This design comes from an exercise in tuning for small area, a short achievable clock period and few clock cycles on the open sky130 flow, not from production work. In this exercise RTL edits were held to simulation tests only and were not proved equivalent to the original.

===== constraint.sdc =====
create_clock -name core_clock -period 15.0 [get_ports {clk}]
set_input_delay 3.0000 -clock core_clock [delete_from_list [all_inputs] [get_ports {clk}]]
set_output_delay 3.0000 -clock core_clock [all_outputs]
set_load 0.01 [all_outputs]

===== design.v =====
module PetitBateau(
   input 	     clk,
   input 	     reset,  
   input 	     wr,     
   input [31:2]      instr,  
   input [31:0]      rs1,
   input [31:0]      rs2,
   input [31:0]      rs3,
   output 	 busy,
   output [31:0] out 	
);
   parameter PRECISE_DIV = 1;
   reg X_sign; reg signed [8:0] X_exp; reg signed [49:0] X_frac;
   reg Y_sign; reg signed [8:0] Y_exp; reg signed [49:0] Y_frac;
   assign out = {X_sign, X_exp[7:0], X_frac[46:24]};
   reg A_sign; reg [7:0] A_exp; reg [23:0] A_frac;
   reg B_sign; reg [7:0] B_exp; reg [23:0] B_frac;
   reg C_sign; reg [7:0] C_exp; reg [23:0] C_frac;
   reg D_sign; reg [7:0] D_exp; reg [23:0] D_frac;
   reg E_sign; reg [7:0] E_exp; reg [23:0] E_frac;
   localparam FPMI_READY           = 0; 
   localparam FPMI_LOAD_XY         = 1;    
   localparam FPMI_LOAD_XY_MUL     = 2;    
   localparam FPMI_ADD_SWAP        = 3;    
   localparam FPMI_ADD_SHIFT       = 4;    
   localparam FPMI_ADD_ADD         = 5;    
   localparam FPMI_ADD_NORM        = 6;    
   localparam FPMI_CMP             = 7;    
   localparam FPMI_MV_A_X          =  8;   
   localparam FPMI_MV_B_D          =  9;   
   localparam FPMI_MV_B_NH_D       = 10;   
   localparam FPMI_MV_B_E          = 11;   
   localparam FPMI_MV_C_A          = 12;   
   localparam FPMI_MV_E_X          = 13;   
   localparam FPMI_FRCP_PROLOG     = 14;   
   localparam FPMI_FRCP_ITER1      = 15;   
   localparam FPMI_FRCP_ITER2      = 16;   
   localparam FPMI_FRCP_EPILOG     = 17;   
   localparam FPMI_FDIV_EPILOG     = 18;   
   localparam FPMI_FRSQRT_PROLOG   = 19;   
   localparam FPMI_FP_TO_INT       = 20;   
   localparam FPMI_INT_TO_FP       = 21;   
   localparam FPMI_MIN_MAX         = 22;   
   localparam FPMI_LOAD_Y_ROUND    = 23;   
   localparam FPMI_NB              = 24;
   localparam FPMI_EXIT_FLAG_bit   = 1+$clog2(FPMI_NB);
   localparam FPMI_EXIT_FLAG       = 1 << FPMI_EXIT_FLAG_bit;
   reg [6:0] 	             fpmi_PC;     
   reg [1+$clog2(FPMI_NB):0] fpmi_instr;  
   wire [FPMI_NB-1:0] fpmi_is = 1 << fpmi_instr[$clog2(FPMI_NB):0]; 
   assign busy = !fpmi_is[FPMI_READY];
   localparam FPMI_ROM_SIZE=82 + (12 + 18)*PRECISE_DIV; 
   localparam [6:0] FPMPROG_CMP       = 7'd1;
   localparam [6:0] FPMPROG_ADD       = 7'd3;
   localparam [6:0] FPMPROG_MUL       = 7'd8;
   localparam [6:0] FPMPROG_MADD      = 7'd9;
   localparam [6:0] FPMPROG_DIV       = 7'd14;
   localparam [6:0] FPMPROG_FP_TO_INT = 7'd76;
   localparam [6:0] FPMPROG_INT_TO_FP = 7'd78;
   localparam [6:0] FPMPROG_SQRT      = 7'd81;
   localparam [6:0] FPMPROG_MIN_MAX   = 7'd110;
   reg [1+$clog2(FPMI_NB):0] fpmi_ROM_q;
   wire [6:0] fpmi_ROM_addr;
   always @(*) begin
      case(fpmi_ROM_addr)
            7'd0: fpmi_ROM_q = 7'h40;
            7'd1: fpmi_ROM_q = 7'h01;
            7'd2: fpmi_ROM_q = 7'h47;
            7'd3: fpmi_ROM_q = 7'h01;
            7'd4: fpmi_ROM_q = 7'h03;
            7'd5: fpmi_ROM_q = 7'h04;
            7'd6: fpmi_ROM_q = 7'h05;
            7'd7: fpmi_ROM_q = 7'h46;
            7'd8: fpmi_ROM_q = 7'h42;
            7'd9: fpmi_ROM_q = 7'h02;
            7'd10: fpmi_ROM_q = 7'h03;
            7'd11: fpmi_ROM_q = 7'h04;
            7'd12: fpmi_ROM_q = 7'h05;
            7'd13: fpmi_ROM_q = 7'h46;
            7'd14: fpmi_ROM_q = 7'h0e;
            7'd15: fpmi_ROM_q = 7'h02;
            7'd16: fpmi_ROM_q = 7'h03;
            7'd17: fpmi_ROM_q = 7'h04;
            7'd18: fpmi_ROM_q = 7'h05;
            7'd19: fpmi_ROM_q = 7'h06;
            7'd20: fpmi_ROM_q = 7'h0f;
            7'd21: fpmi_ROM_q = 7'h02;
            7'd22: fpmi_ROM_q = 7'h03;
            7'd23: fpmi_ROM_q = 7'h04;
            7'd24: fpmi_ROM_q = 7'h05;
            7'd25: fpmi_ROM_q = 7'h06;
            7'd26: fpmi_ROM_q = 7'h10;
            7'd27: fpmi_ROM_q = 7'h02;
            7'd28: fpmi_ROM_q = 7'h03;
            7'd29: fpmi_ROM_q = 7'h04;
            7'd30: fpmi_ROM_q = 7'h05;
            7'd31: fpmi_ROM_q = 7'h06;
            7'd32: fpmi_ROM_q = 7'h0f;
            7'd33: fpmi_ROM_q = 7'h02;
            7'd34: fpmi_ROM_q = 7'h03;
            7'd35: fpmi_ROM_q = 7'h04;
            7'd36: fpmi_ROM_q = 7'h05;
            7'd37: fpmi_ROM_q = 7'h06;
            7'd38: fpmi_ROM_q = 7'h10;
            7'd39: fpmi_ROM_q = 7'h02;
            7'd40: fpmi_ROM_q = 7'h03;
            7'd41: fpmi_ROM_q = 7'h04;
            7'd42: fpmi_ROM_q = 7'h05;
            7'd43: fpmi_ROM_q = 7'h06;
            7'd44: fpmi_ROM_q = 7'h0f;
            7'd45: fpmi_ROM_q = 7'h02;
            7'd46: fpmi_ROM_q = 7'h03;
            7'd47: fpmi_ROM_q = 7'h04;
            7'd48: fpmi_ROM_q = 7'h05;
            7'd49: fpmi_ROM_q = 7'h06;
            7'd50: fpmi_ROM_q = 7'h10;
            7'd51: fpmi_ROM_q = 7'h02;
            7'd52: fpmi_ROM_q = 7'h03;
            7'd53: fpmi_ROM_q = 7'h04;
            7'd54: fpmi_ROM_q = 7'h05;
            7'd55: fpmi_ROM_q = 7'h06;
            7'd56: fpmi_ROM_q = 7'h17;
            7'd57: fpmi_ROM_q = 7'h05;
            7'd58: fpmi_ROM_q = 7'h06;
            7'd59: fpmi_ROM_q = 7'h11;
            7'd60: fpmi_ROM_q = 7'h02;
            7'd61: fpmi_ROM_q = 7'h12;
            7'd62: fpmi_ROM_q = 7'h08;
            7'd63: fpmi_ROM_q = 7'h02;
            7'd64: fpmi_ROM_q = 7'h03;
            7'd65: fpmi_ROM_q = 7'h04;
            7'd66: fpmi_ROM_q = 7'h05;
            7'd67: fpmi_ROM_q = 7'h06;
            7'd68: fpmi_ROM_q = 7'h0c;
            7'd69: fpmi_ROM_q = 7'h09;
            7'd70: fpmi_ROM_q = 7'h08;
            7'd71: fpmi_ROM_q = 7'h02;
            7'd72: fpmi_ROM_q = 7'h03;
            7'd73: fpmi_ROM_q = 7'h04;
            7'd74: fpmi_ROM_q = 7'h05;
            7'd75: fpmi_ROM_q = 7'h46;
            7'd76: fpmi_ROM_q = 7'h01;
            7'd77: fpmi_ROM_q = 7'h54;
            7'd78: fpmi_ROM_q = 7'h15;
            7'd79: fpmi_ROM_q = 7'h05;
            7'd80: fpmi_ROM_q = 7'h46;
            7'd81: fpmi_ROM_q = 7'h13;
            7'd82: fpmi_ROM_q = 7'h02;
            7'd83: fpmi_ROM_q = 7'h08;
            7'd84: fpmi_ROM_q = 7'h0a;
            7'd85: fpmi_ROM_q = 7'h02;
            7'd86: fpmi_ROM_q = 7'h03;
            7'd87: fpmi_ROM_q = 7'h04;
            7'd88: fpmi_ROM_q = 7'h05;
            7'd89: fpmi_ROM_q = 7'h06;
            7'd90: fpmi_ROM_q = 7'h08;
            7'd91: fpmi_ROM_q = 7'h0b;
            7'd92: fpmi_ROM_q = 7'h02;
            7'd93: fpmi_ROM_q = 7'h0d;
            7'd94: fpmi_ROM_q = 7'h08;
            7'd95: fpmi_ROM_q = 7'h0b;
            7'd96: fpmi_ROM_q = 7'h02;
            7'd97: fpmi_ROM_q = 7'h08;
            7'd98: fpmi_ROM_q = 7'h0a;
            7'd99: fpmi_ROM_q = 7'h02;
            7'd100: fpmi_ROM_q = 7'h03;
            7'd101: fpmi_ROM_q = 7'h04;
            7'd102: fpmi_ROM_q = 7'h05;
            7'd103: fpmi_ROM_q = 7'h06;
            7'd104: fpmi_ROM_q = 7'h08;
            7'd105: fpmi_ROM_q = 7'h0b;
            7'd106: fpmi_ROM_q = 7'h02;
            7'd107: fpmi_ROM_q = 7'h08;
            7'd108: fpmi_ROM_q = 7'h09;
            7'd109: fpmi_ROM_q = 7'h42;
            7'd110: fpmi_ROM_q = 7'h01;
            7'd111: fpmi_ROM_q = 7'h56;
            default: fpmi_ROM_q = 7'h00;
      endcase
   end
   reg [6:0] fpmprog;
   always @(*) begin
      case(1'b1)
	isFLT   | isFLE   | isFEQ               : fpmprog = FPMPROG_CMP[6:0];
	isFADD  | isFSUB                        : fpmprog = FPMPROG_ADD[6:0];
	isFMUL                                  : fpmprog = FPMPROG_MUL[6:0];
	isFMADD | isFMSUB | isFNMADD | isFNMSUB : fpmprog = FPMPROG_MADD[6:0];
	isFDIV                                  : fpmprog = FPMPROG_DIV[6:0];
	isFSQRT                                 : fpmprog = FPMPROG_SQRT[6:0];
	isFCVTWS | isFCVTWUS  : fpmprog = FPMPROG_FP_TO_INT[6:0];
	isFCVTSW | isFCVTSWU  : fpmprog = FPMPROG_INT_TO_FP[6:0];
	isFMIN   | isFMAX     : fpmprog = FPMPROG_MIN_MAX[6:0];
	default               : fpmprog = 0;
      endcase
   end
   wire [6:0] fpmi_PC_next = 
               wr                             ? fpmprog   :
	       fpmi_instr[FPMI_EXIT_FLAG_bit] ? 0         : 
                                                fpmi_PC+1 ;
   assign fpmi_ROM_addr = fpmi_PC_next;
   always @(posedge clk) begin
      if(!reset) begin
         fpmi_PC <= 0;
         fpmi_instr <= FPMI_READY | FPMI_EXIT_FLAG;
      end else begin
         fpmi_PC <= fpmi_PC_next;
         fpmi_instr <= fpmi_ROM_q;
      end
   end
   always @(posedge clk) begin
      if(wr) begin
         {A_sign, A_exp, A_frac} <= {rs1[31],rs1[30:23],(|rs1[30:23]?{1'b1,rs1[22:0]}:24'b0)};
         {B_sign, B_exp, B_frac} <= {rs2[31],rs2[30:23],(|rs2[30:23]?{1'b1,rs2[22:0]}:24'b0)};
         {C_sign, C_exp, C_frac} <= {rs3[31],rs3[30:23],(|rs3[30:23]?{1'b1,rs3[22:0]}:24'b0)};
         {E_sign, E_exp, E_frac[22:0]} <= rs1; E_frac[23] <= 1'b1;	 
	 case(1'b1)
	   isFSGNJ           : {X_sign, X_exp[7:0], X_frac[46:24]} <= {         rs2[31], rs1[30:0]};
	   isFSGNJN          : {X_sign, X_exp[7:0], X_frac[46:24]} <= {        !rs2[31], rs1[30:0]};
	   isFSGNJX          : {X_sign, X_exp[7:0], X_frac[46:24]} <= { rs1[31]^rs2[31], rs1[30:0]};
	   isFCLASS          : {X_sign, X_exp[7:0], X_frac[46:24]} <= fclass;
           isFMVXW | isFMVWX : {X_sign, X_exp[7:0], X_frac[46:24]} <= rs1;
	 endcase 
      end else if(busy) begin 
	 case(1'b1)
	   fpmi_is[FPMI_LOAD_XY]: begin
	      X_sign <= A_sign;
	      X_frac <= {2'b0, A_frac, 24'd0};
	      X_exp  <= {1'b0, A_exp}; 
	      Y_sign <= B_sign ^ isFSUB;
	      Y_frac <= {2'b0, B_frac, 24'd0};
	      Y_exp  <= {1'b0, B_exp}; 
	   end
	   fpmi_is[FPMI_LOAD_XY_MUL]: begin
	      X_sign <= A_sign ^ B_sign ^ (isFNMSUB | isFNMADD);
	      X_frac <= prod_Z ? 0 :  
                          (prod_frac[47] ? prod_frac : {prod_frac[48:0],1'b0}); 
	      X_exp  <= prod_Z ? 0 : prod_exp_norm;
	      Y_sign <= C_sign ^ (isFMSUB | isFNMADD);
	      Y_frac <= {2'b0, C_frac, 24'd0};
	      Y_exp  <= {1'b0, C_exp};
	   end
	   fpmi_is[FPMI_ADD_SWAP]: begin
	      if(fabsY_LT_fabsX) begin
		 X_frac <= (X_sign ^ Y_sign) ? -Y_frac : Y_frac; 
		 Y_frac <= X_frac;
		 X_exp  <= Y_exp;  Y_exp  <= X_exp;
		 X_sign <= Y_sign; Y_sign <= X_sign;
	      end else if(X_sign ^ Y_sign) begin
		 X_frac <= -X_frac;
	      end
	   end
	   fpmi_is[FPMI_ADD_SHIFT]: begin
	      ;
	      X_frac <= X_frac >>> exp_diff;  
	      X_exp <= Y_exp;
	   end
	   fpmi_is[FPMI_ADD_ADD]: begin
	      X_frac      <= frac_sum[49:0];
	      X_sign      <= Y_sign;
	      norm_lshamt <= frac_sum_clz - 16;
	      X_exp_norm <= X_exp + 16 - {3'b000,frac_sum_clz};
	   end
	   fpmi_is[FPMI_ADD_NORM]: begin
	      if(X_exp_norm <= 0 || (X_frac == 0)) begin
		 X_frac <= 0;
		 X_exp <= 0;
	      end else begin
		 X_frac <= X_frac[48] ? (X_frac >> 1) : X_frac << norm_lshamt;
		 X_exp  <= X_exp_norm;
	      end
	   end
	   fpmi_is[FPMI_LOAD_Y_ROUND]: begin
	      Y_sign <= X_sign;
	      Y_exp  <= X_exp;
	      Y_frac <= X_frac[23] ? (1 << 24) : 50'd0; 
	   end
	   fpmi_is[FPMI_CMP]: begin
	      {X_sign, X_exp[7:0], X_frac[46:24]} <= { 31'b0, 
			    isFLT && X_LT_Y || 
			    isFLE && X_LE_Y || 
			    isFEQ && X_EQ_Y
                          };
	   end
	   fpmi_is[FPMI_MV_B_D] : 
         {B_sign, B_exp, B_frac} <= {D_sign, D_exp, D_frac};
	   fpmi_is[FPMI_MV_B_E] : 
         {B_sign, B_exp, B_frac} <= {E_sign, E_exp, E_frac};
	   fpmi_is[FPMI_MV_A_X] : 
         {A_sign, A_exp, A_frac} <= {X_sign,X_exp[7:0],X_frac[47:24]};
	   fpmi_is[FPMI_MV_C_A] : 
         {C_sign, C_exp, C_frac} <= {A_sign, A_exp, A_frac};
	   fpmi_is[FPMI_MV_E_X] : 
         {E_sign, E_exp, E_frac} <= {X_sign,X_exp[7:0],X_frac[47:24]};
	   fpmi_is[FPMI_MV_B_NH_D]: 
	                {B_sign, B_exp, B_frac} <= {1'b1,D_exp-8'd1,D_frac};
	   fpmi_is[FPMI_FRCP_PROLOG]: begin
         {D_sign, D_exp, D_frac} <= {A_sign, A_exp, A_frac};
         {E_sign, E_exp, E_frac} <= {B_sign, B_exp, B_frac};
         {A_sign, A_exp, A_frac} <= {1'b1,8'd126,B_frac}; 
         {B_sign, B_exp, B_frac[22:0]} <= 32'h3FF0F0F1; B_frac[23] <= 1'b1;  
         {C_sign, C_exp, C_frac[22:0]} <= 32'h4034B4B5; C_frac[23] <= 1'b1;  
	   end
	   fpmi_is[FPMI_FRCP_ITER1]: begin
         {A_sign, A_exp, A_frac} <= {1'b1,8'd126,E_frac};              
         {B_sign, B_exp, B_frac} <= {X_sign,X_exp[7:0],X_frac[47:24]};  
         {C_sign, C_exp, C_frac[22:0]} <= PRECISE_DIV ? 32'h3f800000 : 32'h40000000; C_frac[23] <= 1'b1; 
	   end
	   fpmi_is[FPMI_FRCP_ITER2]: begin
         {A_sign, A_exp, A_frac} <= {X_sign,X_exp[7:0],X_frac[47:24]};  
         {C_sign, C_exp, C_frac} <= {B_sign, B_exp, B_frac};
	   end
	   fpmi_is[FPMI_FRCP_EPILOG]: begin
         {A_sign, A_exp, A_frac} <= {E_sign,frcp_exp[7:0],X_frac[47:24]};
         {B_sign, B_exp, B_frac} <= {D_sign, D_exp, D_frac};
	   end
	   fpmi_is[FPMI_FDIV_EPILOG]: begin
         {B_sign, B_exp, B_frac} <= {!E_sign,E_exp,E_frac};  
         {C_sign, C_exp, C_frac} <= {D_sign, D_exp, D_frac};
         {D_sign, D_exp, D_frac} <= {A_sign, A_exp, A_frac};
	   end
	   fpmi_is[FPMI_FRSQRT_PROLOG]: begin
         {D_sign, D_exp, D_frac[22:0]} <= rs1; D_frac[23] <= 1'b1;
         {E_sign, E_exp, E_frac[22:0]} <= rsqrt_doom_magic; E_frac[23] <= 1'b1;
         {A_sign, A_exp, A_frac[22:0]} <= rsqrt_doom_magic; A_frac[23] <= 1'b1;
         {B_sign, B_exp, B_frac[22:0]} <= rsqrt_doom_magic; B_frac[23] <= 1'b1;
         {C_sign, C_exp, C_frac[22:0]} <= 32'h3fc00000; C_frac[23] <= 1'b1;  
	   end
	   fpmi_is[FPMI_FP_TO_INT]: begin
	      {X_sign, X_exp[7:0], X_frac[46:24]} <= 
               (isFCVTWUS | !X_sign) ? X_fcvt_ftoi_shifted 
                                     : -$signed(X_fcvt_ftoi_shifted);
	   end
	   fpmi_is[FPMI_INT_TO_FP]: begin
	      X_frac <= 0;
	      X_exp  <= 127+23+6;
	      Y_frac <= 
	         (isFCVTSWU | !E_sign) ? {E_sign, E_exp, E_frac[22:0], 18'd0}
                           : {-$signed({E_sign, E_exp, E_frac[22:0]}), 18'd0};
	      Y_sign <= isFCVTSW & E_sign;
	   end 
	   fpmi_is[FPMI_MIN_MAX]: begin
	      {X_sign, X_exp[7:0], X_frac[46:24]} <=  (X_LT_Y ^ isFMAX)
		                 ? {X_sign, X_exp[7:0], X_frac[46:24]}
	 	                 : {Y_sign, Y_exp[7:0], Y_frac[46:24]};
	   end
	 endcase 
      end
   end
   wire signed [8:0]  exp_sum   = Y_exp + X_exp;
   wire signed [8:0]  exp_diff  = Y_exp - X_exp;
   wire expX_EQ_expY   = (exp_diff  == 0);
   wire fracX_EQ_fracY = (frac_diff == 0);
   wire fabsX_EQ_fabsY = (expX_EQ_expY && fracX_EQ_fracY);
   wire fabsX_LT_fabsY = (!exp_diff[8] && !expX_EQ_expY) || 
                           (expX_EQ_expY && !fracX_EQ_fracY && !frac_diff[50]);
   wire fabsX_LE_fabsY = (!exp_diff[8] && !expX_EQ_expY) || 
                                              (expX_EQ_expY && !frac_diff[50]);
   wire fabsY_LT_fabsX = exp_diff[8] || (expX_EQ_expY && frac_diff[50]);
   wire fabsY_LE_fabsX = exp_diff[8] || 
                           (expX_EQ_expY && (frac_diff[50] || fracX_EQ_fracY));
   wire X_LT_Y = X_sign && !Y_sign ||
	         X_sign &&  Y_sign && fabsY_LT_fabsX ||
 		!X_sign && !Y_sign && fabsX_LT_fabsY ;
   wire X_LE_Y = X_sign && !Y_sign ||
		 X_sign &&  Y_sign && fabsY_LE_fabsX ||
 	        !X_sign && !Y_sign && fabsX_LE_fabsY ;
   wire X_EQ_Y = fabsX_EQ_fabsY && (X_sign == Y_sign);
   wire signed [50:0] frac_sum  = Y_frac + X_frac;
   wire signed [50:0] frac_diff = Y_frac - X_frac;
   wire [49:0] prod_frac = A_frac * B_frac;  
   wire signed [8:0] prod_exp_norm = A_exp+B_exp-127+{7'b0,prod_frac[47]};
   wire prod_Z = (prod_exp_norm <= 0) || !(|prod_frac[47:46]);
   wire [5:0] 	              frac_sum_clz;
   CLZ clz2({13'b0,frac_sum}, frac_sum_clz);
   reg [5:0] 		      norm_lshamt;  
   reg signed [8:0] X_exp_norm;
   wire signed [8:0]  frcp_exp  = 9'd126 + X_exp - $signed({1'b0, E_exp});
   wire [31:0] rsqrt_doom_magic = 32'h5f3759df - {1'b0,A_exp, A_frac[22:1]};
   wire signed [8:0]  fcvt_ftoi_shift = A_exp - 9'd127 - 9'd23 - 9'd6; 
   wire signed [8:0]  neg_fcvt_ftoi_shift = -fcvt_ftoi_shift;
   wire [31:0] 	X_fcvt_ftoi_shifted =  fcvt_ftoi_shift[8] ?  
                        (|neg_fcvt_ftoi_shift[8:5]  ?  0 :   
                     ({X_frac[49:18]} >> neg_fcvt_ftoi_shift[4:0])) : 
                     ({X_frac[49:18]} << fcvt_ftoi_shift[4:0]);
   wire rs1_exp_Z   = (rs1[30:23] == 0  );
   wire rs1_exp_255 = (rs1[30:23] == 255);
   wire rs1_frac_Z  = (rs1[22:0]  == 0  );
   wire [31:0] fclass = {
      22'b0,				    
      rs1_exp_255 &  rs1[22],                          
      rs1_exp_255 & !rs1[22] & (|rs1[21:0]),           
              !rs1[31] &  rs1_exp_255 & rs1_frac_Z,    
              !rs1[31] & !rs1_exp_Z   & !rs1_exp_255,  
              !rs1[31] &  rs1_exp_Z   & !rs1_frac_Z,   
              !rs1[31] &  rs1_exp_Z   & rs1_frac_Z,    
               rs1[31] &  rs1_exp_Z   & rs1_frac_Z,    
               rs1[31] &  rs1_exp_Z   & !rs1_frac_Z,   
               rs1[31] & !rs1_exp_Z   & !rs1_exp_255,  
               rs1[31] &  rs1_exp_255 & rs1_frac_Z     
   };
   reg isFMADD, isFMSUB, isFNMSUB, isFNMADD;
   reg isFADD, isFSUB, isFMUL, isFDIV, isFSQRT;
   reg isFSGNJ, isFSGNJN, isFSGNJX;
   reg isFMIN, isFMAX;
   reg isFEQ, isFLT, isFLE;
   reg isFCLASS, isFCVTWS, isFCVTWUS;
   reg isFCVTSW, isFCVTSWU;
   reg isFMVXW, isFMVWX;
   always @(*) begin
      isFMADD   = (instr[4:2] == 3'b000);  
      isFMSUB   = (instr[4:2] == 3'b001);  
      isFNMSUB  = (instr[4:2] == 3'b010);  
      isFNMADD  = (instr[4:2] == 3'b011);  
      isFADD    = (instr[4] && (instr[31:27] == 5'b00000));
      isFSUB    = (instr[4] && (instr[31:27] == 5'b00001));
      isFMUL    = (instr[4] && (instr[31:27] == 5'b00010));
      isFDIV    = (instr[4] && (instr[31:27] == 5'b00011));
      isFSQRT   = (instr[4] && (instr[31:27] == 5'b01011));   
      isFSGNJ  = (instr[4] && (instr[31:27]==5'b00100)&&(instr[13:12]==2'b00));
      isFSGNJN = (instr[4] && (instr[31:27]==5'b00100)&&(instr[13:12]==2'b01));
      isFSGNJX = (instr[4] && (instr[31:27]==5'b00100)&&(instr[13:12]==2'b10));
      isFMIN    = (instr[4] && (instr[31:27] == 5'b00101) && !instr[12]);
      isFMAX    = (instr[4] && (instr[31:27] == 5'b00101) &&  instr[12]);
      isFEQ =(instr[4] && (instr[31:27]==5'b10100) && (instr[13:12] == 2'b10));
      isFLT =(instr[4] && (instr[31:27]==5'b10100) && (instr[13:12] == 2'b01));
      isFLE =(instr[4] && (instr[31:27]==5'b10100) && (instr[13:12] == 2'b00));
      isFCLASS  = (instr[4] && (instr[31:27] == 5'b11100) &&  instr[12]); 
      isFCVTWS  = (instr[4] && (instr[31:27] == 5'b11000) && !instr[20]);
      isFCVTWUS = (instr[4] && (instr[31:27] == 5'b11000) &&  instr[20]);
      isFCVTSW  = (instr[4] && (instr[31:27] == 5'b11010) && !instr[20]);
      isFCVTSWU = (instr[4] && (instr[31:27] == 5'b11010) &&  instr[20]);
      isFMVXW   = (instr[4] && (instr[31:27] == 5'b11100) && !instr[12]);
      isFMVWX   = (instr[4] && (instr[31:27] == 5'b11110));
   end
endmodule   
module CLZ #(
   parameter W_IN = 64,  
   parameter W_OUT = $clog2(W_IN)	     
) (
   input wire [W_IN-1:0]   in,
   output wire [W_OUT-1:0] out
);
  generate
     if(W_IN == 2) begin
	assign out = !in[1];
     end else begin
	wire [W_OUT-2:0] half_count;
	wire [W_IN/2-1:0] lhs = in[W_IN/2 +: W_IN/2];
	wire [W_IN/2-1:0] rhs = in[0      +: W_IN/2];
	wire left_empty = ~|lhs;
	CLZ #(
	  .W_IN(W_IN/2)
        ) inner(
           .in(left_empty ? rhs : lhs),
           .out(half_count)		
	);
	assign out = {left_empty, half_count};
     end
  endgenerate
endmodule   
module FemtoRV32(
   input          clk,
   output [31:0] mem_addr,   
   output [31:0] mem_wdata,  
   output  [3:0] mem_wmask,  
   input  [31:0] mem_rdata,  
   output        mem_rstrb,  
   input         mem_rbusy,  
   input         mem_wbusy,  
   input         interrupt_request,
   input         reset       
);
   function [31:0] flip32;
      input [31:0] x;
      flip32 = {x[ 0], x[ 1], x[ 2], x[ 3], x[ 4], x[ 5], x[ 6], x[ 7], 
		x[ 8], x[ 9], x[10], x[11], x[12], x[13], x[14], x[15], 
		x[16], x[17], x[18], x[19], x[20], x[21], x[22], x[23],
		x[24], x[25], x[26], x[27], x[28], x[29], x[30], x[31]};
   endfunction
   parameter RESET_ADDR       = 32'h00000000;
   parameter ADDR_WIDTH       = 24;
   wire [2:0] funct3 = instr[14:12];
    wire [7:0] funct3Is = 8'b00000001 << instr[14:12];
   wire [31:0] Uimm={    instr[31],   instr[30:12], {12{1'b0}}};
   wire [31:0] Iimm={{21{instr[31]}}, instr[30:20]};
   /*verilator lint_off UNUSED*/  
   wire [31:0] Simm={{21{instr[31]}}, instr[30:25],instr[11:7]};
   wire [31:0] Bimm={{20{instr[31]}}, instr[7],instr[30:25],instr[11:8],1'b0};
   wire [31:0] Jimm={{12{instr[31]}}, instr[19:12],instr[20],instr[30:21],1'b0};
   /*verilator lint_on UNUSED*/
   wire isLoad    =  (instr[6:3] == 4'b0000 );  
   wire isALUimm  =  (instr[6:2] == 5'b00100);  
   wire isAUIPC   =  (instr[6:2] == 5'b00101);  
   wire isStore   =  (instr[6:3] == 4'b0100 );  
   wire isALUreg  =  (instr[6:2] == 5'b01100);  
   wire isLUI     =  (instr[6:2] == 5'b01101);  
   wire isBranch  =  (instr[6:2] == 5'b11000);  
   wire isJALR    =  (instr[6:2] == 5'b11001);  
   wire isJAL     =  (instr[6:2] == 5'b11011);  
   wire isSYSTEM  =  (instr[6:2] == 5'b11100);  
   wire isFPU     =  (instr[6:5] == 2'b10);     
   wire isALU = isALUimm | isALUreg;
   reg [31:0] rs1;
   reg [31:0] rs2;
   reg [31:0] rs3;  
   reg [31:0] registerFile [63:0];  
   wire [31:0] aluIn1 = rs1;
   wire [31:0] aluIn2 = isALUreg | isBranch ? rs2 : Iimm;
   wire aluWr;  
   wire [31:0] aluPlus = aluIn1 + aluIn2;
   wire [32:0] aluMinus = {1'b1, ~aluIn2} + {1'b0,aluIn1} + 33'b1;
   wire        LT  = (aluIn1[31] ^ aluIn2[31]) ? aluIn1[31] : aluMinus[32];
   wire        LTU = aluMinus[32];
   wire        EQ  = (aluMinus[31:0] == 0);
   wire [31:0] shifter_in = funct3Is[1] ? flip32(aluIn1) : aluIn1;
   /*verilator lint_off WIDTH*/
   wire [31:0] shifter = 
               $signed({instr[30] & aluIn1[31], shifter_in}) >>> aluIn2[4:0];
   /*verilator lint_on WIDTH*/
   wire [31:0] leftshift = flip32(shifter);
   wire funcM     = instr[25];
   wire isDivide  = isALUreg & funcM & instr[14];
   wire aluBusy   = |div_cnt;  
   wire isMULH   = funct3Is[1];
   wire isMULHSU = funct3Is[2];
   wire sign1 = aluIn1[31] &  isMULH;
   wire sign2 = aluIn2[31] & (isMULH | isMULHSU);
   wire signed [32:0] signed1 = {sign1, aluIn1};
   wire signed [32:0] signed2 = {sign2, aluIn2};
   wire signed [63:0]  multiply = signed1 * signed2;      
   wire [31:0] aluOut_base =
     (funct3Is[0]  ? instr[30] & instr[5] ? aluMinus[31:0] : aluPlus : 32'b0) |
     (funct3Is[1]  ? leftshift                                       : 32'b0) |
     (funct3Is[2]  ? {31'b0, LT}                                     : 32'b0) |
     (funct3Is[3]  ? {31'b0, LTU}                                    : 32'b0) |
     (funct3Is[4]  ? aluIn1 ^ aluIn2                                 : 32'b0) |
     (funct3Is[5]  ? shifter                                         : 32'b0) |
     (funct3Is[6]  ? aluIn1 | aluIn2                                 : 32'b0) |
     (funct3Is[7]  ? aluIn1 & aluIn2                                 : 32'b0) ;
   reg [31:0]  aluOut_mul;
   always @(posedge clk) begin
      aluOut_mul <= funct3Is[0] ? multiply[31:0] : multiply[63:32];
   end
   reg [31:0]  aluOut_div;
   always @(posedge clk) begin
      case(1'b1)
	 instr[13] &  div_sign: aluOut_div <= -dividend;
	 instr[13] & !div_sign: aluOut_div <=  dividend;
	!instr[13] &  div_sign: aluOut_div <= -quotient;
	!instr[13] & !div_sign: aluOut_div <=  quotient;	
      endcase
   end
   reg [31:0] aluOut;
   always @(*) begin
      case(1'b1)
	isALUreg & funcM &  instr[14]: aluOut = aluOut_div;
	isALUreg & funcM & !instr[14]: aluOut = aluOut_mul;
	default: aluOut = aluOut_base;
      endcase
   end
   reg [31:0] dividend;
   reg [62:0] divisor;
   reg [31:0] quotient;
   reg [5:0]  div_cnt;
   reg div_sign;
   always @(posedge clk) begin
      if (aluWr) begin
	 div_sign <= ~instr[12] & (instr[13] ? aluIn1[31] : 
                                  (aluIn1[31] != aluIn2[31]) & |aluIn2);
         dividend <=   ~instr[12] & aluIn1[31] ? -aluIn1 : aluIn1;
         divisor  <= {(~instr[12] & aluIn2[31] ? -aluIn2 : aluIn2), 31'b0};
         quotient <= 0;
	 div_cnt <= isDivide ? 33 : 0;  
      end else if (!reset) begin
	 div_cnt <= 0;
      end else begin
	 if(aluBusy) div_cnt <= div_cnt - 1;
      end
      if(|div_cnt[5:1]) begin 
         divisor <= divisor >> 1;
	 if(divisor <= {31'b0, dividend}) begin
	    quotient <= {quotient[30:0],1'b1};
	    dividend <= dividend - divisor[31:0];
	 end else begin
	    quotient <= {quotient[30:0],1'b0};	    
	 end
      end
   end 
   wire predicate = funct3Is[0] &  EQ  |  
                    funct3Is[1] & !EQ  |  
                    funct3Is[4] &  LT  |  
                    funct3Is[5] & !LT  |  
                    funct3Is[6] &  LTU |  
                    funct3Is[7] & !LTU ;  
   always @(posedge clk) begin
      if(state[WAIT_INSTR_bit]) begin
	 rs1 <= ({raw_rs1IsFP,raw_instr[19:15]} == 6'd0) ? 32'b0 :
                registerFile[{raw_rs1IsFP,raw_instr[19:15]}];
	 rs2 <= ({raw_rs2IsFP,raw_instr[24:20]} == 6'd0) ? 32'b0 :
                registerFile[{raw_rs2IsFP,raw_instr[24:20]}];
	 rs3 <= registerFile[{1'b1,       raw_instr[31:27]}];
      end else if(state[DECOMPRESS_GETREGS_bit]) begin
	 rs1 <= ({decomp_rs1IsFP,instr[19:15]} == 6'd0) ? 32'b0 :
                registerFile[{decomp_rs1IsFP,instr[19:15]}];
	 rs2 <= ({decomp_rs2IsFP,instr[24:20]} == 6'd0) ? 32'b0 :
                registerFile[{decomp_rs2IsFP,instr[24:20]}];
      end else if(writeBack & !fpuBusy) begin
	 if(rdIsFP || |instr[11:7]) begin
            registerFile[{rdIsFP,instr[11:7]}] <= writeBackData;
	 end
      end
   end
   wire fpuBusy;
   wire [31:0] fpuOut;
   PetitBateau FPU(
      .clk(clk),
      .reset(reset),
      .wr(state[EXECUTE_bit] & isFPU),
      .instr(instr[31:2]),
      .rs1(rs1),
      .rs2(rs2),
      .rs3(rs3),
      .busy(fpuBusy),		   
      .out(fpuOut)		   
   );
   wire rdIsFP = (instr[6:2] == 5'b00001)             ||  
	         (instr[6:4] == 3'b100  )             ||  
	         (instr[6:4] == 3'b101 && (
                            (instr[31]    == 1'b0)    ||  
			    (instr[31:28] == 4'b1101) ||  
			    (instr[31:28] == 4'b1111)     
			 )
                 );
   wire raw_rs1IsFP = (raw_instr[6:5]   == 2'b10 ) &&  
                     !((raw_instr[4:2]  == 3'b100) && (
                      (raw_instr[31:28] == 4'b1101) ||  
     	              (raw_instr[31:28] == 4'b1111)     
                    )						    
		  );
   wire decomp_rs1IsFP = (instr[6:5]   == 2'b10 ) &&  
                     !((instr[4:2]  == 3'b100) && (
                      (instr[31:28] == 4'b1101) ||  
     	              (instr[31:28] == 4'b1111)     
                    )						    
		  );
   wire raw_rs2IsFP = (raw_instr[6:5] == 2'b10) || (raw_instr[6:2]==5'b01001);
   wire decomp_rs2IsFP =  (instr[6:5] == 2'b10) || (instr[6:2]==5'b01001);   
   reg  [ADDR_WIDTH-1:0] PC;  
   reg  [31:2] instr;         
   wire [ADDR_WIDTH-1:0] PCplus2 = PC + 2;
   wire [ADDR_WIDTH-1:0] PCplus4 = PC + 4;
   wire [ADDR_WIDTH-1:0] PCinc   = long_instr ? PCplus4 : PCplus2;
   wire [ADDR_WIDTH-1:0] PCplusImm = PC + ( instr[3] ? Jimm[ADDR_WIDTH-1:0] :
                                            instr[4] ? Uimm[ADDR_WIDTH-1:0] :
                                                       Bimm[ADDR_WIDTH-1:0] );
   wire [ADDR_WIDTH-1:0] loadstore_addr = rs1[ADDR_WIDTH-1:0] +
                   (instr[5] ? Simm[ADDR_WIDTH-1:0] : Iimm[ADDR_WIDTH-1:0]);
   /*verilator lint_off WIDTH*/
   assign mem_addr =   state[WAIT_INSTR_bit] | state[FETCH_INSTR_bit] ?
                       fetch_second_half ? {PCplus4[ADDR_WIDTH-1:2], 2'b00}
                                         : {PC     [ADDR_WIDTH-1:2], 2'b00}
                       : loadstore_addr  ;
   /*verilator lint_on WIDTH*/
   reg  interrupt_request_sticky;
   wire interrupt = interrupt_request_sticky & mstatus & ~mcause;
   wire interrupt_accepted = interrupt & state[EXECUTE_bit];        
   always @(posedge clk) begin
     interrupt_request_sticky <= 
         interrupt_request | (interrupt_request_sticky & ~interrupt_accepted);
   end
   wire interrupt_return = isSYSTEM & funct3Is[0];  
   reg  [ADDR_WIDTH-1:0] mepc;     
   reg  [ADDR_WIDTH-1:0] mtvec;    
   reg                   mstatus;  
   reg                   mcause;   
   reg  [63:0]           cycles;   
   always @(posedge clk) cycles <= cycles + 1;
   wire sel_mstatus = (instr[31:20] == 12'h300);
   wire sel_mtvec   = (instr[31:20] == 12'h305);
   wire sel_mepc    = (instr[31:20] == 12'h341);
   wire sel_mcause  = (instr[31:20] == 12'h342);
   wire sel_cycles  = (instr[31:20] == 12'hC00);
   wire sel_cyclesh = (instr[31:20] == 12'hC80);
   /*verilator lint_off WIDTH*/   
   wire [31:0] CSR_read =
     (sel_mstatus ? {28'b0, mstatus, 3'b0} : 32'b0) |
     (sel_mtvec   ? mtvec                  : 32'b0) |
     (sel_mepc    ? mepc                   : 32'b0) |
     (sel_mcause  ? {mcause, 31'b0}        : 32'b0) |
     (sel_cycles  ? cycles[31:0]           : 32'b0) |
     (sel_cyclesh ? cycles[63:32]          : 32'b0) ;
   /*verilator lint_on WIDTH*/
   wire [31:0] CSR_modifier = instr[14] ? {27'd0, instr[19:15]} : rs1; 
   wire [31:0] CSR_write = (instr[13:12] == 2'b10) ? CSR_modifier | CSR_read  :
                           (instr[13:12] == 2'b11) ? ~CSR_modifier & CSR_read :
                           CSR_modifier ;
   always @(posedge clk) begin
      if(!reset) begin
	 mstatus <= 0;
      end else begin
	 if (isSYSTEM & (instr[14:12] != 0) & state[EXECUTE_bit]) begin
	    if (sel_mstatus) mstatus <= CSR_write[3];
	    if (sel_mtvec  ) mtvec   <= CSR_write[ADDR_WIDTH-1:0];
	 end
      end
   end
   /*verilator lint_off WIDTH*/
   wire [31:0] writeBackData  =
      (isSYSTEM            ? CSR_read  : 32'b0) |   
      (isLUI               ? Uimm      : 32'b0) |   
      (isALU               ? aluOut    : 32'b0) |   
      (isFPU               ? fpuOut    : 32'b0) |   
      (isAUIPC             ? PCplusImm : 32'b0) |   
      (isJALR   | isJAL    ? PCinc     : 32'b0) |   
      (isLoad              ? LOAD_data : 32'b0) ;   
   /*verilator lint_on WIDTH*/
   wire mem_byteAccess     = !instr[2] && (instr[13:12] == 2'b00); 
   wire mem_halfwordAccess = !instr[2] && (instr[13:12] == 2'b01); 
   wire LOAD_sign =
        !instr[14] & (mem_byteAccess ? LOAD_byte[7] : LOAD_halfword[15]);
   wire [31:0] LOAD_data =
         mem_byteAccess ? {{24{LOAD_sign}},     LOAD_byte} :
     mem_halfwordAccess ? {{16{LOAD_sign}}, LOAD_halfword} :
                          mem_rdata ;
   wire [15:0] LOAD_halfword =
               loadstore_addr[1] ? mem_rdata[31:16] : mem_rdata[15:0];
   wire  [7:0] LOAD_byte =
               loadstore_addr[0] ? LOAD_halfword[15:8] : LOAD_halfword[7:0];
   assign mem_wdata[ 7: 0] = rs2[7:0];
   assign mem_wdata[15: 8] = loadstore_addr[0] ? rs2[7:0]  : rs2[15: 8];
   assign mem_wdata[23:16] = loadstore_addr[1] ? rs2[7:0]  : rs2[23:16];
   assign mem_wdata[31:24] = loadstore_addr[0] ? rs2[7:0]  :
                             loadstore_addr[1] ? rs2[15:8] : rs2[31:24];
   wire [3:0] STORE_wmask =
              mem_byteAccess      ?
                    (loadstore_addr[1] ?
                          (loadstore_addr[0] ? 4'b1000 : 4'b0100) :
                          (loadstore_addr[0] ? 4'b0010 : 4'b0001)
                    ) :
              mem_halfwordAccess ?
                    (loadstore_addr[1] ? 4'b1100 : 4'b0011) :
              4'b1111;
   reg [ADDR_WIDTH-1:2] cached_addr;
   reg           [31:0] cached_data;
   wire current_cache_hit = cached_addr == PC     [ADDR_WIDTH-1:2];
   wire    next_cache_hit = cached_addr == PC_new [ADDR_WIDTH-1:2];
   wire current_unaligned_long = &cached_mem [17:16] & PC    [1];
   wire    next_unaligned_long = &cached_data[17:16] & PC_new[1];
   reg fetch_second_half;
   reg long_instr;
   wire [31:0] cached_mem   = current_cache_hit ? cached_data : mem_rdata;
   wire [31:0] raw_instr = PC[1] ? {mem_rdata[15:0], cached_mem[31:16]} 
                                    : cached_mem;
   wire [31:0] decompressed;
   decompressor _decomp ( .c(raw_instr[15:0]), .d(decompressed) );
   localparam FETCH_INSTR_bit          = 0;
   localparam WAIT_INSTR_bit           = 1;
   localparam DECOMPRESS_GETREGS_bit   = 2;   
   localparam EXECUTE_bit              = 3;
   localparam WAIT_ALU_OR_MEM_bit      = 4;
   localparam WAIT_ALU_OR_MEM_SKIP_bit = 5;
   localparam NB_STATES                = 6;
   localparam FETCH_INSTR          = 1 << FETCH_INSTR_bit;
   localparam WAIT_INSTR           = 1 << WAIT_INSTR_bit;
   localparam DECOMPRESS_GETREGS   = 1 << DECOMPRESS_GETREGS_bit;   
   localparam EXECUTE              = 1 << EXECUTE_bit;
   localparam WAIT_ALU_OR_MEM      = 1 << WAIT_ALU_OR_MEM_bit;
   localparam WAIT_ALU_OR_MEM_SKIP = 1 << WAIT_ALU_OR_MEM_SKIP_bit;
   reg [NB_STATES-1:0] state;
   wire writeBack = ~(isBranch | isStore ) & !fpuBusy & (
            state[EXECUTE_bit] | 
	    state[WAIT_ALU_OR_MEM_bit] | 
            state[WAIT_ALU_OR_MEM_SKIP_bit]
   );
   assign mem_rstrb = state[EXECUTE_bit] & isLoad | state[FETCH_INSTR_bit];
   assign mem_wmask = {4{state[EXECUTE_bit] & isStore}} & STORE_wmask;
   assign aluWr = state[EXECUTE_bit] & isALU;
   wire jumpToPCplusImm = isJAL | (isBranch & predicate);
   wire needToWait = isLoad  | 
                     isStore | 
                     isALUreg & funcM    | 
                     isFPU;  
   wire [ADDR_WIDTH-1:0] PC_new = 
           isJALR           ? {aluPlus[ADDR_WIDTH-1:1],1'b0} :
           jumpToPCplusImm  ? PCplusImm :
           interrupt_return ? mepc :
                              PCinc;
   always @(posedge clk) begin
      if(!reset) begin
         state             <= WAIT_ALU_OR_MEM;      
         PC                <= RESET_ADDR[ADDR_WIDTH-1:0];
         mcause            <= 0;
         cached_addr       <= {ADDR_WIDTH-2{1'b1}}; 
         fetch_second_half <= 0;
      end else begin
	 case(1'b1)
           state[WAIT_INSTR_bit]: begin
              if(!mem_rbusy) begin  
		 if (~current_cache_hit | fetch_second_half) begin
                    cached_addr <= mem_addr[ADDR_WIDTH-1:2];
                    cached_data <= mem_rdata;
		 end;
		 instr  <= &raw_instr[1:0] ? raw_instr[31:2] 
                                           : decompressed[31:2];
		 long_instr <= &raw_instr[1:0];
		 if (current_unaligned_long & ~fetch_second_half) begin
                    fetch_second_half <= 1;
                    state <= FETCH_INSTR;
		 end else begin
                    fetch_second_half <= 0;
                    state <= &raw_instr[1:0] ? EXECUTE : DECOMPRESS_GETREGS;
		 end
              end
           end
           state[DECOMPRESS_GETREGS_bit]: begin
	      state <= EXECUTE;
	   end
           state[EXECUTE_bit]: begin
              if (interrupt) begin
		 PC     <= mtvec;
		 mepc   <= PC_new;
		 mcause <= 1;
		 state  <= needToWait ? WAIT_ALU_OR_MEM : FETCH_INSTR;
              end else begin
;
		 PC <= PC_new;
		 if (interrupt_return) mcause <= 0;
		 state <= next_cache_hit & ~next_unaligned_long
  		        ? (needToWait ? WAIT_ALU_OR_MEM_SKIP : WAIT_INSTR)
			: (needToWait ? WAIT_ALU_OR_MEM      : FETCH_INSTR);
		 fetch_second_half <= next_cache_hit & next_unaligned_long;
              end
           end
           state[WAIT_ALU_OR_MEM_bit]: begin
              if(!aluBusy & !fpuBusy & !mem_rbusy & !mem_wbusy) begin
                 state <= FETCH_INSTR;
	      end
           end
           state[WAIT_ALU_OR_MEM_SKIP_bit]: begin
              if(!aluBusy & !fpuBusy & !mem_rbusy & !mem_wbusy) begin
                 state <= WAIT_INSTR;
	      end
           end
           default: begin  
              state <= WAIT_INSTR;
           end
	 endcase 
      end
   end
endmodule
module decompressor(
   input  wire [15:0] c,
   output reg  [31:0] d
);
   localparam illegal = 32'h0;
   localparam unknown = 32'h0;
   wire [4:0] rcl = {2'b01, c[4:2]};  
   wire [4:0] rch = {2'b01, c[9:7]};  
   wire [4:0] rwl  = c[ 6:2];   
   wire [4:0] rwh  = c[11:7];   
   localparam x0 = 5'b00000;
   localparam x1 = 5'b00001;
   localparam x2 = 5'b00010;   
   wire  [4:0]    shiftImm = c[6:2];
   wire [11:0] addi4spnImm = {2'b00, c[10:7], c[12:11], c[5], c[6], 2'b00};
   wire [11:0]     lwswImm = {5'b00000, c[5], c[12:10] , c[6], 2'b00};
   wire [11:0]     lwspImm = {4'b0000, c[3:2], c[12], c[6:4], 2'b00};
   wire [11:0]     swspImm = {4'b0000, c[8:7], c[12:9], 2'b00};
   wire [11:0] addi16spImm = {{ 3{c[12]}}, c[4:3], c[5], c[2], c[6], 4'b0000};
   wire [11:0]      addImm = {{ 7{c[12]}}, c[6:2]};
   /*verilator lint_off UNUSED*/
   wire [12:0]        bImm = {{ 5{c[12]}}, c[6:5], c[2], c[11:10], c[4:3], 1'b0};
   wire [20:0]      jalImm = {{10{c[12]}}, c[8], c[10:9], c[6], c[7], c[2], c[11], c[5:3], 1'b0};
   wire [31:0]      luiImm = {{15{c[12]}}, c[6:2], 12'b000000000000};
   /*verilator lint_on UNUSED*/
   always @*
   casez (c[15:0])
/*verilator lint_off CASEOVERLAP*/   
      16'b000___00000000_000_00 : d =                                                                       illegal ;  
      16'b000___????????_???_00 : d = {      addi4spnImm,             x2, 3'b000,                 rcl, 7'b00100_11} ;  
/*verilator lint_on CASEOVERLAP*/
      16'b010_???_???_??_???_00 : d = {          lwswImm,            rch, 3'b010,                 rcl, 7'b00000_11} ;  
      16'b110_???_???_??_???_00 : d = {    lwswImm[11:5],       rcl, rch, 3'b010,        lwswImm[4:0], 7'b01000_11} ;  
      16'b000_???_???_??_???_01 : d = {           addImm,            rwh, 3'b000,                 rwh, 7'b00100_11} ;  
      16'b001____???????????_01 : d = {     jalImm[20], jalImm[10:1], jalImm[11], jalImm[19:12],   x1, 7'b11011_11} ;  
      16'b010__?_?????_?????_01 : d = {           addImm,             x0, 3'b000,                 rwh, 7'b00100_11} ;  
      16'b011__?_00010_?????_01 : d = {      addi16spImm,            rwh, 3'b000,                 rwh, 7'b00100_11} ;  
      16'b011__?_?????_?????_01 : d = {    luiImm[31:12],                                         rwh, 7'b01101_11} ;  
      16'b100_?_00_???_?????_01 : d = {       7'b0000000,  shiftImm, rch, 3'b101,                 rch, 7'b00100_11} ;  
      16'b100_?_01_???_?????_01 : d = {       7'b0100000,  shiftImm, rch, 3'b101,                 rch, 7'b00100_11} ;  
      16'b100_?_10_???_?????_01 : d = {           addImm,            rch, 3'b111,                 rch, 7'b00100_11} ;  
      16'b100_011_???_00_???_01 : d = {       7'b0100000,       rcl, rch, 3'b000,                 rch, 7'b01100_11} ;  
      16'b100_011_???_01_???_01 : d = {       7'b0000000,       rcl, rch, 3'b100,                 rch, 7'b01100_11} ;  
      16'b100_011_???_10_???_01 : d = {       7'b0000000,       rcl, rch, 3'b110,                 rch, 7'b01100_11} ;  
      16'b100_011_???_11_???_01 : d = {       7'b0000000,       rcl, rch, 3'b111,                 rch, 7'b01100_11} ;  
      16'b101____???????????_01 : d = {     jalImm[20], jalImm[10:1], jalImm[11], jalImm[19:12],   x0, 7'b11011_11} ;  
      16'b110__???_???_?????_01 : d = {bImm[12], bImm[10:5],     x0, rch, 3'b000, bImm[4:1], bImm[11], 7'b11000_11} ;  
      16'b111__???_???_?????_01 : d = {bImm[12], bImm[10:5],     x0, rch, 3'b001, bImm[4:1], bImm[11], 7'b11000_11} ;  
      16'b000__?_?????_?????_10 : d = {        7'b0000000, shiftImm, rwh, 3'b001,                 rwh, 7'b00100_11} ;  
      16'b010__?_?????_?????_10 : d = {           lwspImm,            x2, 3'b010,                 rwh, 7'b00000_11} ;  
      16'b100__0_?????_00000_10 : d = {  12'b000000000000,           rwh, 3'b000,                  x0, 7'b11001_11} ;  
      16'b100__0_?????_?????_10 : d = {        7'b0000000,      rwl,  x0, 3'b000,                 rwh, 7'b01100_11} ;  
      16'b100__1_?????_00000_10 : d = {  12'b000000000000,           rwh, 3'b000,                  x1, 7'b11001_11} ;  
      16'b100__1_?????_?????_10 : d = {        7'b0000000,      rwl, rwh, 3'b000,                 rwh, 7'b01100_11} ;  
      16'b110__?_?????_?????_10 : d = {     swspImm[11:5],      rwl,  x2, 3'b010,        swspImm[4:0], 7'b01000_11} ;  
      16'b011_???_???_??_???_00 : d = {          lwswImm,            rch, 3'b010,                 rcl, 7'b00001_11} ;  
      16'b111_???_???_??_???_00 : d = {    lwswImm[11:5],       rcl, rch, 3'b010,        lwswImm[4:0], 7'b01001_11} ;  
      16'b011__?_?????_?????_10 : d = {           lwspImm,            x2, 3'b010,                 rwh, 7'b00001_11} ;  
      16'b111__?_?????_?????_10 : d = {     swspImm[11:5],      rwl,  x2, 3'b010,        swspImm[4:0], 7'b01001_11} ;  
     default: d = 32'bXXXXXXXXXXXXXXXXXXXXXXXXXXXXXXX;
   endcase
endmodule

===== config.mk =====
export PLATFORM = sky130hd
export DESIGN_NAME = FemtoRV32
export DESIGN_NICKNAME = FemtoRV32
export VERILOG_FILES = /design/flow/design.v
export SDC_FILE = /design/flow/constraint.sdc
export NUM_CORES = 8
export LEC_CHECK = 0
export CAP_MARGIN = 20
export CORE_MARGIN = 2
export CORE_UTILIZATION = 40
export PLACE_DENSITY = 0.45
export SLEW_MARGIN = 20

===== run.sh =====
#!/bin/bash
# synth_recipe.tcl (not shown) runs the flow's synth.tcl, then flattens the netlist and writes it again
# the make line also repeats each setting of config.mk as NAME=value (left out here)
make -C /OpenROAD-flow-scripts/flow DESIGN_CONFIG=/design/flow/config.mk WORK_HOME=/design/flow/orfs CLKGATE_MAP_FILE= SYNTH_SCRIPT=/design/flow/synth_recipe.tcl finish

==> results.json <==
{
  "crit_arrival_ps": 14630,
  "largestClassByArea": "multi-input gates",
  "inverters": 1999,
  "fmax_ghz": 0.0729,
  "drt_iter0_drc": 35800,
  "min_to": "cycles[0]",
  "antenna_left": 0,
  "synth_warnings": 3,
  "final_nets": 25900,
  "layout_common_cells": "3004 x nand2_1, 2912 x mux4_2, 2687 x edfxtp_1, 1966 x inv_1, 1615 x fa_1",
  "clock_path_buffers": 4,
  "slowest_stage": "edfxtp_1",
  "final-clk-cell-share_pct": 3.98,
  "dieHeight_um": 832,
  "cts.sinks": 2886,
  "final_common_cell": "nand2_1",
  "reg2reg_slack_ps": 1280,
  "cts-htree-levels": 5,
  "root_buffer": "clkbuf_16",
  "nClkBuffers": 433,
  "dp.cells": 32100,
  "synth_top_cells_by_count": "3015 x nand2_1, 2912 x mux4_2, 2687 x edfxtp_1",
  "nNonClkBuffers": 1026,
  "postCtsSetupBuffers": 0,
  "seqCellArea_um2": 84700,
  "ys_seq_area_share_pct": 30.9,
  "synth_top_area_cell": "edfxtp_1",
  "seq_share_pct": 28.1,
  "clkLatencyLatePin_ps": 1110,
  "dp_hpwl_um": 970000,
  "io_pins": 106,
  "die_x_um": 832,
  "cts-hold-fix-buffers": 0,
  "multi_input_area_share_pct": 58.7,
  "row_count": 304,
  "crit_required_ps": 15910,
  "critPathTopFamily": "compound AO/OA/AOI/OAI gates",
  "fin_tns_setup_ps": 0,
  "grt_overflow_total": 0,
  "hold_depth": 1,
  "cp_common_cell": "inv_1",
  "grt_max_degree": 97,
  "ys_types": 105,
  "synth_ff_type": "edfxtp_1",
  "syn_avg_cell_area_um2": 11.4,
  "antenna_found_initial": 183,
  "fin_crit_ps": 13720,
  "areaGrowthSynthToFinish_pct": 9.76,
  "cts_resized": 0,
  "grt_pass1_wl_um": 1900000,
  "diodes": 117,
  "synth_edf_count": 2687,
  "cp-endpoint": "FPU.X_frac[30]",
  "endpoint_kind": "register",
  "core_area_um2": 684000,
  "clk_pin_slew_ps": 60,
  "cts_buffers": 366,
  "buffer_area_share_pct": 2.85,
  "r2r-end": "FPU.X_frac[30]",
  "worst_r2r_path_depth": 46,
  "drc": 0,
  "synth-seq-cells": 2886,
  "synth_area_um2": 274000,
  "synth_most_common_cell": "nand2_1",
  "firstDrtPassIters": 10,
  "avgViaCountPerCell": 6.91,
  "r2r-start": "FPU.B_frac[7]",
  "crit_path_max_incr_delay_ps": 1050,
  "nFlopsAndLatches": 2886,
  "synth-async-reset-ratio_pct": 0,
  "startpoint": "FPU.B_frac[7]",
  "critPathKind": "reg -> reg",
  "port_buffers": 97,
  "wl_um": 1400000,
  "outcome": "complete, no violations",
  "wl_per_cell_um": 42.5,
  "num-multi-input-gates": 17200,
  "drive_above_1_share_pct": 20.9,
  "multi_input_area_um2": 177000,
  "grt_pass1_vias": 217000,
  "path_depth": 46,
  "vias": 227000,
  "syn_inst": 24000,
  "hold_path_class": "reg -> reg",
  "finalNonFillerCells": 32900,
  "min_from": "cycles[0]",
  "finalSetupViolations": 0,
  "relSlewSlack_pct": 9.75,
  "maxCapViolCount": 0,
  "gp_congestion": 1.03,
  "synthTopCellsByArea": "edfxtp_1 29%, mux4_2 24%, fa_1 12%",
  "worstPathMaxFanout": 27,
  "path_buf_inv": 11,
  "fin_skew_ps": 84.5,
  "cts_tree": "built",
  "grtUsageTotal_pct": 39.6,
  "tightest_slew_ps": 1350,
  "yosysTopAreaCellShare_pct": 29.4,
  "start_util_pct": 40.1,
  "dieArea_um2": 693000,
  "startpoint_type": "register",
  "timing.final.crit_share_pct": 91.5,
  "nFillCells": 63600,
  "tap_cells": 9027,
  "finalHoldViolations": 0,
  "slew_violations": 0,
  "rsz0062_at_grt": "no"
}
Testbench counts, summed over its fixed seeds: cycles 420,722.
[sequential cells by signal, indices dropped and copies added (netlist names), 50 cells and up]
register      cells
registerFile   2048
cycles           64
divisor          63
FPU.X_frac       50
FPU.Y_frac       50
[logic make-up (layout without fill, tap and decap cells)]
family	Yosys count	in the layout	synth area share (%)
and+or+nand+nor	6225	6225	9.95
AOI/OAI and AO/OA	4244	4244	9.80
buffers and inverters	3998	3691	5.52
muxes	3507	3507	26.2
DFF	2886	2886	30.9
adders and majority gates	2385	2385	15.3
xor gates and xnor gates	754	754	2.41
other	2	189	0.00274
[routing by layer]
metal  part of all wire (%)  global-route usage [%]
met5                  0.040                   0.102
met3                     13                    13.8
met4                    7.0                    22.8
met2                     42                    56.7
met1                     38                    52.1
[metrics by stage]
step	util, %	setup WS [ps]	hold slack, ps	cell area (µm²)
finish	44.0	1280	434	301000
detailed placement	42.2	1500	418	289000
global placement	42.2	1460	400	289000
global route	44.0	823	448	301000
floorplan	-	3660	384	275000
CTS	43.9	1540	432	301000
Fig. 1: signal wires on met1
(1 px per µm) Supply wires on this layer in grey.
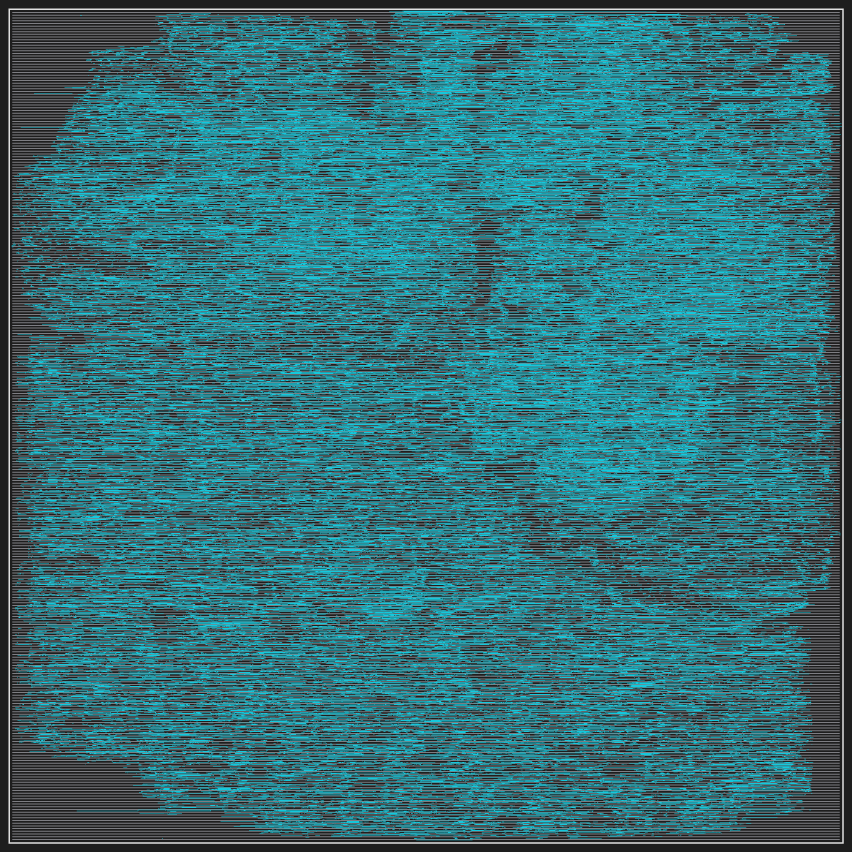
share of all routed wire = 38%
longest straight run = 181 µm
nets with wire on the layer = 24346
main direction = horizontal
wire length on this layer = 528 mm

Fig. 2: met2 routing
(1 px per µm)
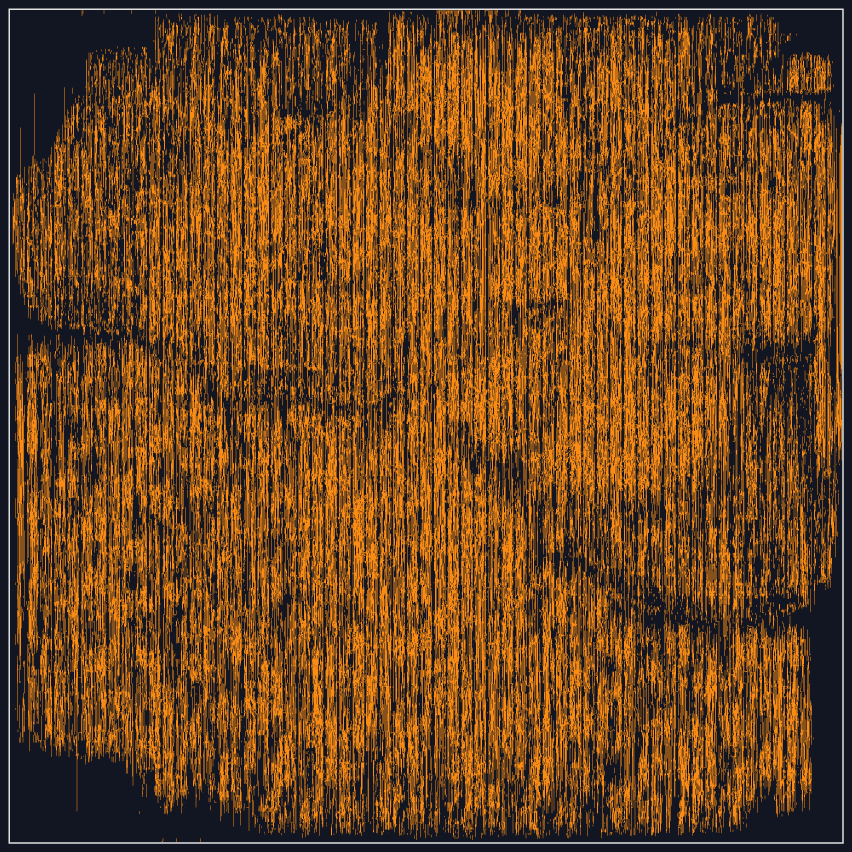
longest straight run = 379 µm
wire length on this layer = 590 mm

Fig. 3: met3 routing
(1 px per µm)
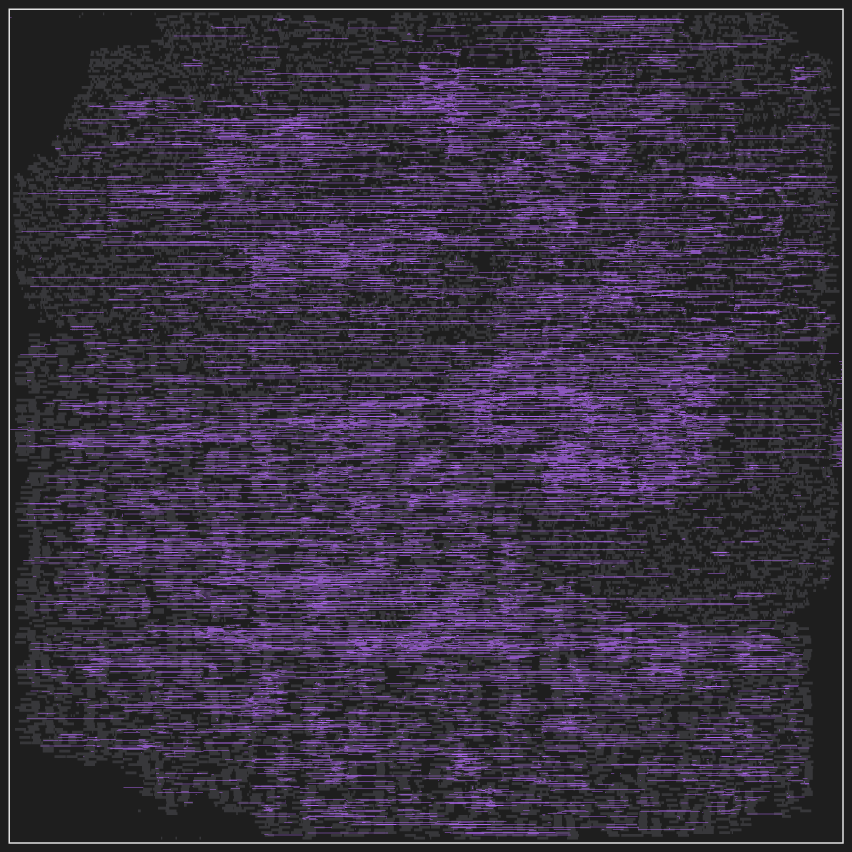
longest straight run = 311 µm
main direction = horizontal
wire length on this layer = 183 mm
nets with wire on the layer = 3525

port drivers added, routing unchanged:
The flow's constraints put no driver on any port. The routed layout listed below was extracted and timed again, unchanged, in two steps. Step 1: set_driving_cell puts a clkbuf_16 on clk and a buf_2 on each other input, an assumption about the parent block. Step 2 moves the port delays by t, midway between the first and last clock arrival at a register: inputs arrive t later, outputs are due t later. That takes back most of the time a late clock gives input paths. Slacks: ideal ports / drivers / drivers and shift; pairs: ideal ports / drivers.
shift t [ns]: 1.206
setup WS [ns]: 1.282 / 1.282 / 1.282
cell pins on the clock port's net: 1
After both steps this run still meets setup and hold. The setup slack of this run moves by 0.000 ns with the drivers and by 0.000 ns with both steps.
